From an optimization exercise on the open Yosys and OpenROAD flow, aimed at small area; shortcuts taken in it are not production practice. Only simulation tests tie the RTL to the original design; equivalence was not proved. Power and IR drop assume default switching activity.

**config.mk**
```make
export PLATFORM = sky130hd
export DESIGN_NAME = UART
export DESIGN_NICKNAME = UART
export VERILOG_FILES = /design/flow/design.v
export SDC_FILE = /design/flow/constraint.sdc
export NUM_CORES = 4
export LEC_CHECK = 0
export CAP_MARGIN = 20
export CORE_MARGIN = 2
export CORE_UTILIZATION = 40
export SLEW_MARGIN = 20
```
**constraint.sdc**
```tcl
create_clock -name core_clock -period 20.0 [get_ports {clk}]
set_input_delay 4.0000 -clock core_clock [delete_from_list [all_inputs] [get_ports {clk}]]
set_output_delay 4.0000 -clock core_clock [all_outputs]
set_load 0.01 [all_outputs]
```
**design.v**
```verilog
`timescale 1 ns / 1 ps 
module baud_rate_clk (clk,rst_n,tx_clk_en,rx_clk_en,tx_clk,rx_clk);
parameter system_clk=50_000000;     
parameter band_rate=9600;           
localparam N=system_clk/band_rate;  
input clk;           
input rst_n;         
input tx_clk_en;     
input rx_clk_en;     
output tx_clk;       
output rx_clk;       
reg [$clog2(N-1):0] tx_clk_cnt;
always@(posedge clk or negedge rst_n)
begin
  if(!rst_n)
    tx_clk_cnt<=0;
  else if(tx_clk_en)
    begin
      if(tx_clk_cnt==N-1)
        tx_clk_cnt<=0;
      else
        tx_clk_cnt<=tx_clk_cnt+1'd1;
    end
  else 
    tx_clk_cnt<=0;
end
assign tx_clk=(tx_clk_cnt==1)?1:0;
reg [$clog2(N-1):0] rx_clk_cnt;
always@(posedge clk or negedge rst_n)
begin
  if(!rst_n)
    rx_clk_cnt<=0;
  else if(rx_clk_en)
    begin
      if(rx_clk_cnt==N-1)
        rx_clk_cnt<=0;
      else
        rx_clk_cnt<=rx_clk_cnt+1'd1;
    end
  else 
    rx_clk_cnt<=0;
end
assign rx_clk=(rx_clk_cnt==N/2)?1:0;
endmodule 
`timescale 1 ns / 1 ps
module data_fifo (clk,rst_n,s_axis_tdata,s_axis_tvalid,s_axis_tready,m_axis_tdata,m_axis_tvalid,m_axis_tready);
parameter Width=8;                
parameter Deepth=16;              
input clk;                        
input rst_n;                      
input [Width-1:0] s_axis_tdata;   
input s_axis_tvalid;              
output s_axis_tready;             
output [Width-1:0] m_axis_tdata;  
output reg m_axis_tvalid;         
input m_axis_tready;              
reg [Width-1:0] fifo_mem [Deepth-1:0];
reg [$clog2(Deepth)-1:0] wr_addr;  
reg [$clog2(Deepth)-1:0] rd_addr;  
reg full;                          
reg empty;                         
wire wr_en;                        
wire rd_en;                        
wire [$clog2(Deepth)-1:0] wr_addr_next;
wire [$clog2(Deepth)-1:0] rd_addr_next;
assign wr_addr_next=wr_addr+1;
assign rd_addr_next=rd_addr+1;
assign s_axis_tready=!full;                  
assign wr_en=s_axis_tready&&s_axis_tvalid;   
assign rd_en=(!empty)&&m_axis_tready;        
always@(posedge clk or negedge rst_n)
begin
  if(!rst_n)
    full<=1'b0; 
  else
    begin
      if(wr_en&&(wr_addr_next==rd_addr)) 
        full<=1'b1;
      else if(full&&rd_en) 
        full<=1'b0;
      else
        full<=full;
    end
end
always@(posedge clk or negedge rst_n)
begin
  if(!rst_n)
    empty<=1'b1;     
  else
    begin
      if(rd_en&&(rd_addr_next==wr_addr)) 
        empty<=1'b1;
      else if(empty&&wr_en) 
        empty<=1'b0;
      else
        empty<=empty;
    end
end
reg [Width-1:0] data_out_reg;
always@(posedge clk or negedge rst_n)
begin
  if(!rst_n)
    wr_addr<=0;
  else
    begin
      if(wr_en)
        wr_addr<=wr_addr+1;
      else
        wr_addr<=wr_addr;
    end
end
always@(posedge clk or negedge rst_n)
begin
  if(!rst_n)
    rd_addr<=0;
  else
    begin
      if(rd_en)
        rd_addr<=rd_addr+1;
      else
        rd_addr<=rd_addr;
    end
end
always@(posedge clk or negedge rst_n)
begin
  if(!rst_n)
    m_axis_tvalid<=1'b0;
  else
    begin
      if(rd_en)
        m_axis_tvalid<=1'b1;
      else
        begin
          if(m_axis_tready)
            m_axis_tvalid<=1'b0;
          else
            m_axis_tvalid<=m_axis_tvalid;
        end
    end
end
always@(posedge clk)
begin
  if(wr_en)
    fifo_mem[wr_addr]<=s_axis_tdata;
  else
    fifo_mem[wr_addr]<=fifo_mem[wr_addr];
end
always@(posedge clk)
begin
  if(rd_en)
    data_out_reg<=fifo_mem[rd_addr];
  else
    data_out_reg<=data_out_reg;
end
assign m_axis_tdata=rst_n?data_out_reg:0;
endmodule
`timescale 1 ns / 1 ps
module uart_tx (clk,rst_n,tx_en,tx_clk,s_axis_tdata,s_axis_tvalid,s_axis_tready,tx,tx_clk_en);
parameter system_clk=50_000000;     
parameter band_rate=9600;           
parameter data_bits=8;              
parameter check_mode=1;             
parameter stop_mode=0;              
localparam N=system_clk/band_rate;  
localparam stop_time=(stop_mode==0)?(N-1):((stop_mode==1)?(3*N/2-1):(2*N-1));  
input clk;                          
input rst_n;                        
input tx_en;                        
input tx_clk;                       
input [7:0] s_axis_tdata;           
input s_axis_tvalid;                
output reg s_axis_tready;           
output reg tx;                      
output reg tx_clk_en;               
reg bit_check;              
reg [data_bits-1:0] data;   
always@(*)
begin
  if(!rst_n)
    bit_check=1'b0;
  else
    begin
      case(check_mode)
        3'd0 : bit_check=1'b0;    
        3'd1 : bit_check=^data;   
        3'd2 : bit_check=^~data;  
        3'd3 : bit_check=1'b0;    
        3'd4 : bit_check=1'b1;    
        default:bit_check=1'b0;
      endcase
    end
end
reg [5:0] tx_state;                  
reg [2:0] data_cnt;                  
reg [$clog2(2*N-1):0] stop_cnt;      
always@(posedge clk or negedge rst_n)
begin
  if(!rst_n)
    begin
      tx_state<=6'b000001;
      s_axis_tready<=1'b0;
      data<=0;
      tx_clk_en<=1'b0;
      tx<=1'b1;
      data_cnt<=0;
      stop_cnt<=0;      
    end
  else
    begin
      case(tx_state)
        6'b000001 : begin 
                      if(s_axis_tvalid&&s_axis_tready)
                        begin
                          tx_state<=6'b000010;
                          s_axis_tready<=1'b0;
                          data<=s_axis_tdata;
                          tx_clk_en<=1'b1;
                          tx<=1'b1;
                          data_cnt<=0;
                          stop_cnt<=0;
                        end
                      else
                        begin
                          tx_state<=tx_state;
                          s_axis_tready<=1'b1;
                          data<=data;
                          tx_clk_en<=1'b0;
                          tx<=1'b1;
                          data_cnt<=0;
                          stop_cnt<=0;
                        end
                    end
        6'b000010 : begin 
                      if(tx_clk)
                        begin
                          tx_state<=6'b000100;
                          s_axis_tready<=s_axis_tready;
                          tx_clk_en<=tx_clk_en;
                          stop_cnt<=stop_cnt;
                          data_cnt<=data_cnt;
                          tx<=1'b0;
                        end
                      else
                        begin
                          tx_state<=tx_state;
                          s_axis_tready<=s_axis_tready;
                          data<=data;
                          tx_clk_en<=tx_clk_en;
                          tx<=tx;
                          data_cnt<=data_cnt;
                          stop_cnt<=stop_cnt;
                        end
                    end
        6'b000100 : begin 
                      if(tx_clk)
                        begin
                          s_axis_tready<=s_axis_tready;
                          data<=data;
                          tx_clk_en<=tx_clk_en;
                          tx<=data[data_cnt];
                          stop_cnt<=stop_cnt;
                          if(data_cnt==data_bits-1)
                            begin
                              data_cnt<=0;
                              if(check_mode==3'd0) 
                                tx_state<=6'b010000;
                              else
                                tx_state<=6'b001000;
                            end
                          else
                            begin
                              data_cnt<=data_cnt+1;
                              tx_state<=tx_state;
                            end
                        end
                      else
                        begin
                          tx_state<=tx_state;
                          s_axis_tready<=s_axis_tready;
                          data<=data;
                          tx_clk_en<=tx_clk_en;
                          tx<=tx;
                          data_cnt<=data_cnt;
                          stop_cnt<=stop_cnt;
                        end
                    end
        6'b001000 : begin 
                      if(tx_clk)
                        begin
                          tx_state<=6'b010000;
                          s_axis_tready<=s_axis_tready;
                          data<=data;
                          tx_clk_en<=tx_clk_en;
                          tx<=bit_check; 
                          stop_cnt<=stop_cnt;
                          data_cnt<=data_cnt;                
                        end
                      else
                        begin
                          tx_state<=tx_state;
                          s_axis_tready<=s_axis_tready;
                          data<=data;
                          tx_clk_en<=tx_clk_en;
                          tx<=tx;
                          data_cnt<=data_cnt;
                          stop_cnt<=stop_cnt;                          
                        end
                    end
        6'b010000 : begin 
                      if(tx_clk)
                        begin
                          tx_state<=6'b100000;
                          s_axis_tready<=s_axis_tready;
                          data<=data;
                          tx_clk_en<=tx_clk_en;
                          tx<=1'b1;
                          stop_cnt<=stop_cnt;
                          data_cnt<=data_cnt;
                        end
                      else
                        begin
                          tx_state<=tx_state;
                          s_axis_tready<=s_axis_tready;
                          data<=data;
                          tx_clk_en<=tx_clk_en;
                          tx<=tx;
                          data_cnt<=data_cnt;
                          stop_cnt<=stop_cnt; 
                        end		        
                    end
        6'b100000 : begin 
                      if(stop_cnt==stop_time)
                        begin
                          data_cnt<=data_cnt;
                          stop_cnt<=stop_cnt+1;
                          tx_state<=6'b000001;
                          s_axis_tready<=1'b1;
                          data<=data;
                          tx_clk_en<=1'b0;
                          tx<=1'b1;
                          data_cnt<=0;
                          stop_cnt<=0;
                        end
                      else
                        begin
                          tx_state<=tx_state;
                          s_axis_tready<=s_axis_tready;
                          data<=data;
                          tx_clk_en<=tx_clk_en;
                          tx<=tx;
                          data_cnt<=data_cnt;
                          stop_cnt<=stop_cnt+1;
                        end                      
                    end
        default : begin
                    tx_state<=6'b000001;
                    s_axis_tready<=1'b0;
                    data<=0;
                    tx_clk_en<=1'b0;
                    tx<=1'b1;
                    data_cnt<=0;
                    stop_cnt<=0;
                  end
      endcase
    end
end
endmodule
`timescale 1 ns / 1 ps
module uart_rx (clk,rst_n,rx_en,rx_clk,rx,m_axis_tready,m_axis_tdata,m_axis_tvalid,rx_clk_en,check_flag);
parameter data_bits=8;           
parameter check_mode=1;          
input clk;                       
input rst_n;                     
input rx_en;                     
input rx_clk;                    
input rx;                        
input m_axis_tready;             
output reg [7:0] m_axis_tdata;   
output reg m_axis_tvalid;        
output reg rx_clk_en;            
output reg check_flag;           
wire start_flag;
reg rx_reg_0,rx_reg_1,rx_reg_2,rx_reg_3;
always@(posedge clk or negedge rst_n)
begin
  if(!rst_n)
    begin
      rx_reg_0<=1'b0;
      rx_reg_1<=1'b0;
      rx_reg_2<=1'b0;
      rx_reg_3<=1'b0;
    end
  else
    begin
      rx_reg_0<=rx;
      rx_reg_1<=rx_reg_0;
      rx_reg_2<=rx_reg_1;
      rx_reg_3<=rx_reg_2;	
    end
end
assign start_flag=(~rx_reg_2)&&rx_reg_3;
reg [4:0] rx_state;  
reg [data_bits-1:0] data; 
reg [2:0] data_cnt;
reg bit_check;
always@(posedge clk or negedge rst_n)
begin
  if(!rst_n)
    begin
      rx_state<=5'b00001;
      rx_clk_en<=1'b0;
      data_cnt<=0;
      data<=0;
      m_axis_tdata<=0;
      m_axis_tvalid<=1'b0; 
      check_flag<=1'b0; 
    end
  else if (rx_en)
    begin
      case(rx_state)
        5'b00001 : begin 
                     if(start_flag)
                       begin
                         rx_state<=5'b00010;
                         rx_clk_en<=1'b1;
                         data_cnt<=0;
                         data<=0;
                         m_axis_tdata<=m_axis_tdata;
                         m_axis_tvalid<=m_axis_tvalid; 
                         check_flag<=check_flag;						  
                       end
                     else
                       begin
                         rx_state<=rx_state;
                         rx_clk_en<=rx_clk_en;
                         data_cnt<=data_cnt;
                         data<=data;
                         m_axis_tdata<=m_axis_tdata;
                         m_axis_tvalid<=m_axis_tvalid; 
                         check_flag<=check_flag; 						
                       end
                   end
        5'b00010 : begin 
                     if(rx_clk)
                       begin
                         rx_state<=5'b00100;
                         rx_clk_en<=rx_clk_en;
                         data_cnt<=data_cnt;
                         data<=data;
                         m_axis_tdata<=m_axis_tdata;
                         check_flag<=check_flag;							  
                       end
                     else
                       begin
                         rx_state<=rx_state;
                         rx_clk_en<=rx_clk_en;
                         data_cnt<=data_cnt;
                         data<=data;
                         m_axis_tdata<=m_axis_tdata;
                         check_flag<=check_flag;
                       end
                     if(m_axis_tready)
                       m_axis_tvalid<=1'b0;
                     else
                       m_axis_tvalid<=m_axis_tvalid;
                   end					
        5'b00100 : begin 
                     if(rx_clk)
                       begin
                         rx_clk_en<=rx_clk_en;
                         m_axis_tdata<=m_axis_tdata;
                         check_flag<=check_flag;	
                         if(data_cnt==data_bits-1)
                           begin
                             data_cnt<=0;	
                             data[data_cnt]<=rx;
                             rx_state<=5'b01000;							  						  
                           end
                         else
                           begin
                             data_cnt<=data_cnt+1;	
                             data[data_cnt]<=rx;	
                             rx_state<=rx_state;							  
                           end									  
                       end
                     else
                       begin
                         rx_state<=rx_state;
                         rx_clk_en<=rx_clk_en;
                         data_cnt<=data_cnt;
                         data<=data;
                         m_axis_tdata<=m_axis_tdata;
                         check_flag<=check_flag;						
                       end
                     if(m_axis_tready)
                       m_axis_tvalid<=1'b0;
                     else
                       m_axis_tvalid<=m_axis_tvalid;					   
                   end					
        5'b01000 : begin 
                     if(rx_clk)
                       begin
                         rx_state<=5'b10000;
                         rx_clk_en<=1'b0;
                         data_cnt<=data_cnt;
                         data<=data;
                         m_axis_tdata<=data;
                         m_axis_tvalid<=1'b1;
                         if(bit_check==rx)
                           check_flag<=1'b0;
                         else
                           check_flag<=1'b1;
                       end
                     else
                       begin
                         rx_state<=rx_state;
                         rx_clk_en<=rx_clk_en;
                         data_cnt<=data_cnt;
                         data<=data;
                         m_axis_tdata<=m_axis_tdata;
                         check_flag<=check_flag;	
                         if(m_axis_tready)
                           m_axis_tvalid<=1'b0;
                         else
                           m_axis_tvalid<=m_axis_tvalid;						 
                       end
                   end
        5'b10000 : begin
                     if(m_axis_tready) 
                       begin
                         rx_state<=5'b00001;
                         rx_clk_en<=rx_clk_en;
                         data_cnt<=data_cnt;
                         data<=data;
                         m_axis_tdata<=m_axis_tdata;
                         m_axis_tvalid<=0;
                         check_flag<=check_flag;
                       end
                     else
                       begin
                         if(start_flag) 
                           begin
                             rx_state<=5'b00010;
                             rx_clk_en<=1'b1;
                             data_cnt<=0;
                             data<=0;
                             m_axis_tdata<=m_axis_tdata;
                             m_axis_tvalid<=m_axis_tvalid; 
                             check_flag<=check_flag;												 
                           end
                         else
                           begin
                             rx_state<=rx_state;
                             rx_clk_en<=rx_clk_en;
                             data_cnt<=data_cnt;
                             data<=data;
                             m_axis_tdata<=m_axis_tdata;
                             m_axis_tvalid<=m_axis_tvalid;
                             check_flag<=check_flag;						   
                           end
                       end
                   end
	    default : begin
                    rx_state<=5'b00001;
                    rx_clk_en<=1'b0;
                    data_cnt<=0;
                    data<=0;
                    m_axis_tdata<=0;
                    m_axis_tvalid<=1'b0; 
                    check_flag<=1'b0; 		            
                  end
      endcase
    end
  else
    begin
      rx_state<=5'b00001;
      rx_clk_en<=1'b0;
      data_cnt<=0;
      data<=0;
      m_axis_tdata<=0;
      m_axis_tvalid<=1'b0; 
      check_flag<=1'b0; 
    end
end
always@(*)
begin
  if(!rst_n)
    bit_check=1'b0;
  else
    begin
      case(check_mode)
        3'd0 : bit_check=1'b1;    
        3'd1 : bit_check=^data;   
        3'd2 : bit_check=^~data;  
        3'd3 : bit_check=1'b0;    
        3'd4 : bit_check=1'b1;    
        default:bit_check=1'b0;
      endcase	  
    end
end
endmodule
`timescale 1 ns / 1 ps
module UART (clk,rst_n,tx_en,s_axis_tdata,s_axis_tvalid,s_axis_tready,tx,rx_en,rx,m_axis_tready,m_axis_tdata,m_axis_tvalid,m_axis_tuser);
parameter system_clk=50_000000;     
parameter band_rate=115200;         
parameter data_bits=8;              
parameter check_mode=1;             
parameter stop_mode=0;              
parameter tx_fifo_deepth=16;        
parameter rx_fifo_deepth=16;        
input clk;                   
input rst_n;                 
input tx_en;                 
input [7:0] s_axis_tdata;    
input s_axis_tvalid;         
output s_axis_tready;        
output tx;                   
input rx_en;                 
input rx;                    
input m_axis_tready;         
output [7:0] m_axis_tdata;   
output m_axis_tvalid;        
output m_axis_tuser;         
wire tx_clk_en,rx_clk_en;
wire tx_clk,rx_clk;
wire [7:0] tx_data,rx_data;
wire tx_data_valid,tx_data_ready,rx_data_valid,rx_data_ready;
baud_rate_clk #(.system_clk(system_clk),
                .band_rate(band_rate)
                ) U1 (.clk(clk),
                      .rst_n(rst_n),
                      .tx_clk_en(tx_clk_en),
                      .rx_clk_en(rx_clk_en),
                      .tx_clk(tx_clk),
                      .rx_clk(rx_clk)
                     );
generate
  if(tx_fifo_deepth==0)
    begin
      assign tx_data=s_axis_tdata;
      assign tx_data_valid=s_axis_tvalid;
      assign s_axis_tready=tx_data_ready;
    end
  else
    begin 
      data_fifo #(.Width(8),
                  .Deepth(tx_fifo_deepth)
                  ) U_tx_fifo (.clk(clk),
                               .rst_n(rst_n),
                               .s_axis_tdata(s_axis_tdata),
                               .s_axis_tvalid(s_axis_tvalid),
                               .s_axis_tready(s_axis_tready),
                               .m_axis_tdata(tx_data),
                               .m_axis_tvalid(tx_data_valid),
                               .m_axis_tready(tx_data_ready)
                              );
    end
endgenerate
uart_tx #(.system_clk(system_clk),
          .band_rate(band_rate),
          .data_bits(data_bits),
          .check_mode(check_mode),
          .stop_mode(stop_mode)
          ) U2 (.clk(clk),
                .rst_n(rst_n),
                .tx_en(tx_en),
                .tx_clk(tx_clk),
                .s_axis_tdata(tx_data),
                .s_axis_tvalid(tx_data_valid),
                .s_axis_tready(tx_data_ready),
                .tx(tx),
                .tx_clk_en(tx_clk_en)
               );	
uart_rx #(.data_bits(data_bits),  
          .check_mode(check_mode)
          ) U3 (.clk(clk),
                .rst_n(rst_n),
                .rx_en(rx_en),
                .rx_clk(rx_clk),
                .rx(rx),
                .m_axis_tready(rx_data_ready),
                .m_axis_tdata(rx_data),
                .m_axis_tvalid(rx_data_valid),
                .rx_clk_en(rx_clk_en),
                .check_flag(m_axis_tuser)
               );
generate
  if(rx_fifo_deepth==0)
    begin
      assign m_axis_tdata=rx_data;
      assign m_axis_tvalid=rx_data_valid;
      assign rx_data_ready=m_axis_tready;
    end
  else
    begin 
      data_fifo #(.Width(8),
                  .Deepth(rx_fifo_deepth)
                  ) U_rx (.clk(clk),
                          .rst_n(rst_n),
                          .s_axis_tdata(rx_data),
                          .s_axis_tvalid(rx_data_valid),
                          .s_axis_tready(rx_data_ready),
                          .m_axis_tdata(m_axis_tdata),
                          .m_axis_tvalid(m_axis_tvalid),
                          .m_axis_tready(m_axis_tready)
                         );
    end
endgenerate
endmodule
```
**run.sh**
```bash
#!/bin/bash
# synth_recipe.tcl (not shown) runs the flow's synth.tcl, then flattens the netlist and writes it again
# the make line also repeats each setting of config.mk as NAME=value (left out here)
make -C /OpenROAD-flow-scripts/flow DESIGN_CONFIG=/design/flow/config.mk WORK_HOME=/design/flow/orfs CLKGATE_MAP_FILE= SYNTH_SCRIPT=/design/flow/synth_recipe.tcl finish
```
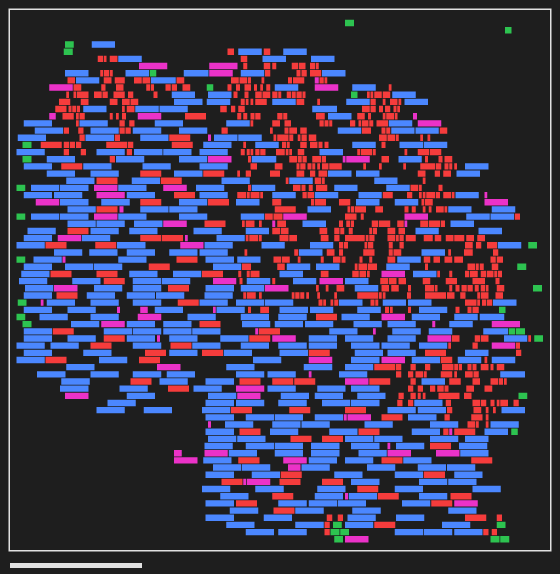
(cells coloured by class)
Bar = 50 um.
[remaining buffers and delay cells] green | cells: 31
[registers] blue | cells: 376
[clock drivers and dummy loads] magenta | cells: 76
[remaining logic cells] red | cells: 590

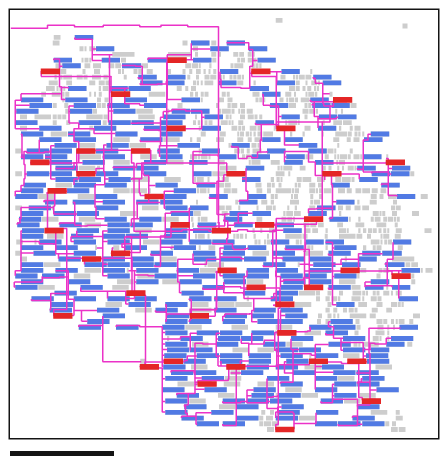
(clock network drawn from the DEF)
Bar = 50 um.
[clock-net drivers] red | count: 41
[clock wires] magenta | length: 4610 um
[flip-flops] blue | count: 376
routed clock nets: 42

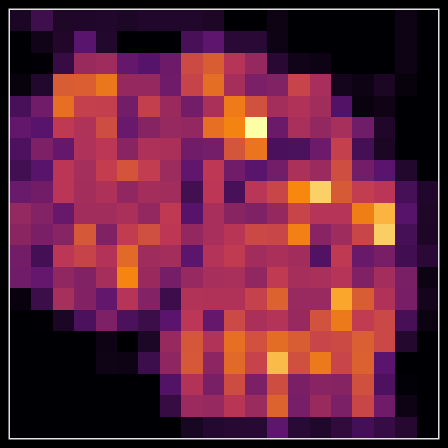
(routed metal per tile)
20 x 20 tiles, from black (low) to pale yellow (high), scaled to the fullest tile. Values are wire area over tile area, all layers added.
nearly empty tiles: 18%
mean over tiles: 0.11
tiles over half the peak: 20%
fullest tile: 0.36
emptiest ninth of the die: lower left

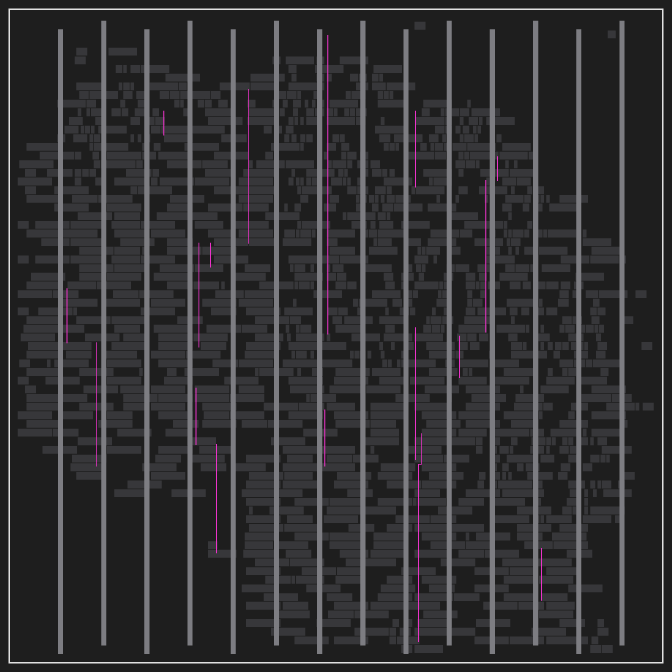
(metal 4)
Supply wires on this layer in grey. Cells faint in the background.
longest straight run: 93.8 um
main direction: vertical

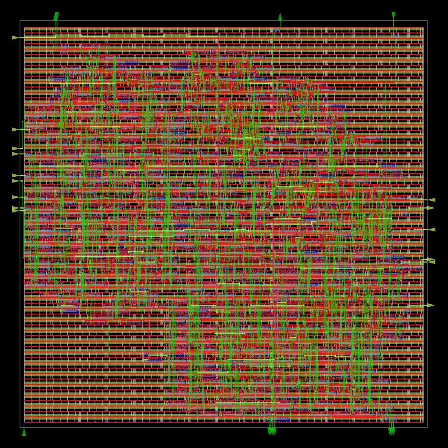
(the routed nets)
met3 WL: 998 um
met1 wire length: 13600 um

-- critical path, delay by kind of cell --
kind	cells	cell delay, ns
buffers and inverters	2	0.98
AND/OR/NAND/NOR	1	0.21
-- cell usage in the layout (no fill, tap or decap), types with 4 or more instances in the layout --
| master | n |
|---|---|
| nor2_1 | 44 |
| nand4_1 | 7 |
| dfrtp_1 | 97 |
| dfstp_2 | 5 |
| nand3_1 | 29 |
| xnor2_1 | 39 |
| a21o_1 | 10 |
| nand3b_1 | 4 |
| nor3b_1 | 5 |
| mux2i_1 | 15 |
| nor2b_1 | 5 |
| a21oi_1 | 8 |
| nand2b_1 | 4 |
| buf_4 | 7 |
| ha_1 | 23 |
| clkbuf_1 | 15 |
| nor2_2 | 4 |
| edfxtp_1 | 272 |
| clkdlybuf4s50_1 | 24 |
| clkbuf_16 | 43 |
| o21a_1 | 4 |
| xor2_1 | 28 |
| mux4_2 | 81 |
| nor3_1 | 12 |
| a22o_1 | 8 |
| o21ai_1 | 11 |
| and3_1 | 10 |
| inv_1 | 29 |
| and2_1 | 41 |
| bufinv_16 | 5 |
| clkinv_1 | 6 |
| o21ai_0 | 29 |
| or3_1 | 5 |
| nand2_1 | 72 |
==> flow_summary_export.csv <==
group,metric,value,unit
final_layout,inv_count,29,
final_layout,multi_input_area_share,0.276,
floorplan,die_x,205,um
logic_synthesis,ys_ff_latch,376,
timing,clock.fmax,0.108,GHz
timing,clock-skew-final,0.0192,ns
global_route,grt_max_degree,44,
drt,num_vias,8352,
pwr,pwr-share-clk,0.463,
floorplan,fp-row-count,73,
logic_synthesis,ys_warn_count,4,
final_layout,fin_area,18200,sq um
pwr,sw_frac_of_total,0.198,
logic_synthesis,ys_seq_area_frac,0.668,
logic_synthesis,yosysTopAreaCell,"edfxtp_1",
drt,drc_errors,0,
timing,grt_setup_unrepaired,"false",
pwr,p_int,0.00131,W
setup_path,crit_chain,"buf_4 -> and2_1 -> clkdlybuf4s50_1",
status,status,"complete, no violations",
logic_synthesis,synth.area.mux_share,0.125,
worst_hold_path,hp-start,"U3.rx_reg_1$_DFF_PN0_",
logic_synthesis,yosysMostFrequentCell,"edfxtp_1",
global_route,overflow,0,
global_route,grt_busiest_layer,"met2",
setup_path,crit_path_max_fanout,42,
pwr,comb-power,0.0000393,W
setup_path,critPathKind,"primary input to output port",
logic_synthesis,avgSynthCellArea,16.0,sq um
drt,wl,29500,um
pwr,ir_drop,0.0569,mV
clock_tree,cts_setup_buffers,0,
clock_tree,cts_tree,"built",
timing,report.final.hold_viol_count,0,
global_route,use_met1,0.199,
floorplan,io_pins,27,
placed_design,gp_congestion,0.781,
timing,worst_pin_slew,0.771,ns
final_layout,multi_input_area,5040,sq um
floorplan,start_util,0.405,
timing,worst_slack,10.78,ns
pwr,powerDensity,89.8,nW/um^2
final_layout,antenna_cells,0,
floorplan,die-area,42000,sq um
drt,wl_met2,14400,um
drt,via_per_inst,5.23,
clock_tree,cts_hold_buf,0,
logic_synthesis,synthArstFlopShare,0.277,
worst_hold_path,worstHoldPathCells,0,
setup_path,critical_path.slowest_cell,"clkdlybuf4s50_1",
final_layout,seq_area_frac,0.591,
timing,min_period,9.22,ns
placed_design,dpl_cell_area,16900,sq um
logic_synthesis,synth_ff_type,"edfxtp_1",
logic_synthesis,synth_adder_area_share,0.0178,
logic_synthesis,synth_top_area_share,0.506,
drt,top_layer,"met4",
global_route,grt_use_met2,0.244,
placed_design,place_ws,10.70,ns
final_layout,final-clk-cell-share,0.0745,
run,maxCapViolCount,0,
pwr,power_switching,0.000325,W
floorplan,core_area,39800,sq um
pwr,comb_power_share,0.024,
logic_synthesis,ys_top_cells_by_area,"edfxtp_1 51%, dfrtp_1 15%, mux4_2 11%, xnor2_1 2.1%, ha_1 1.8%",
final_layout,nets,1078,
setup_path,max_stage_delay,0.53,ns
global_route,grt_usage,0.146,
global_route,antenna_found_initial,0,
timing,fin_hold_ws,0.348,ns
pwr,p_seq_frac,0.513,
final_layout,drive_above_1_share,0.160,
logic_synthesis,synth_compound_area_frac,0.0405,
logic_synthesis,synth-simple-area-share,0.0923,
logic_synthesis,syn_nets,1048,
final_layout,top_regs,"genblk1.U_tx_fifo.fifo_mem: 128 flops, genblk2.U_rx.fifo_mem: 128 flops, U2.stop_cnt: 11 flops",
clock_tree,cts_resized,0,
logic_synthesis,syn_inst,1010,
global_route,first_global_vias,8609,
setup_path,r2r-start,"U3.rx_state[1]$_DFFE_PN0P_",
logic_synthesis,ys_types,72,
timing,min_period_over_period,0.461,
setup_path,crit_path_start,"rst_n",
drt,avgRoutedWirePerCell,18.5,um
setup_path,critPathArrivalTime,5.22,ns
final_layout,regArea,10800,sq um
final_layout,fin_cells,1598,
logic_synthesis,synth_area,16100,sq um
placed_design,io_buffers,25,
clock_tree,cts.reportedPaths.clkPinSlew,0.05,ns
final_layout,syn2layout_area_growth,13.0,%
pwr,power_clock,0.000758,W

-- afterwards: timing with drivers on the ports --
The flow's constraints put no driver on any port. The routed layout listed below was extracted and timed again, unchanged, in two steps.
Step 1 sets driving cells, clkbuf_16 on the clock port and buf_2 on the other inputs (assumed; they add their load-dependent delay and slew).
Step 2 adds t to the input delays and takes it off the output delays; t is the mean of the earliest and latest rising clock arrival at the registers after step 1. Input paths then give back, and output paths get back, about the clock's delay inside the block.
Three values: ideal, step 1, step 2; two values: the first two.
t (ns): 0.579
setup WS [ns]: 10.782 / 10.758 / 10.758
worst setup path after step 2: input to output
slew at the worst register clock pin (ns): 0.06 / 0.06
After both steps this run still meets setup and hold. The setup slack of this run moves by -0.024 ns with the drivers and by -0.024 ns with both steps.
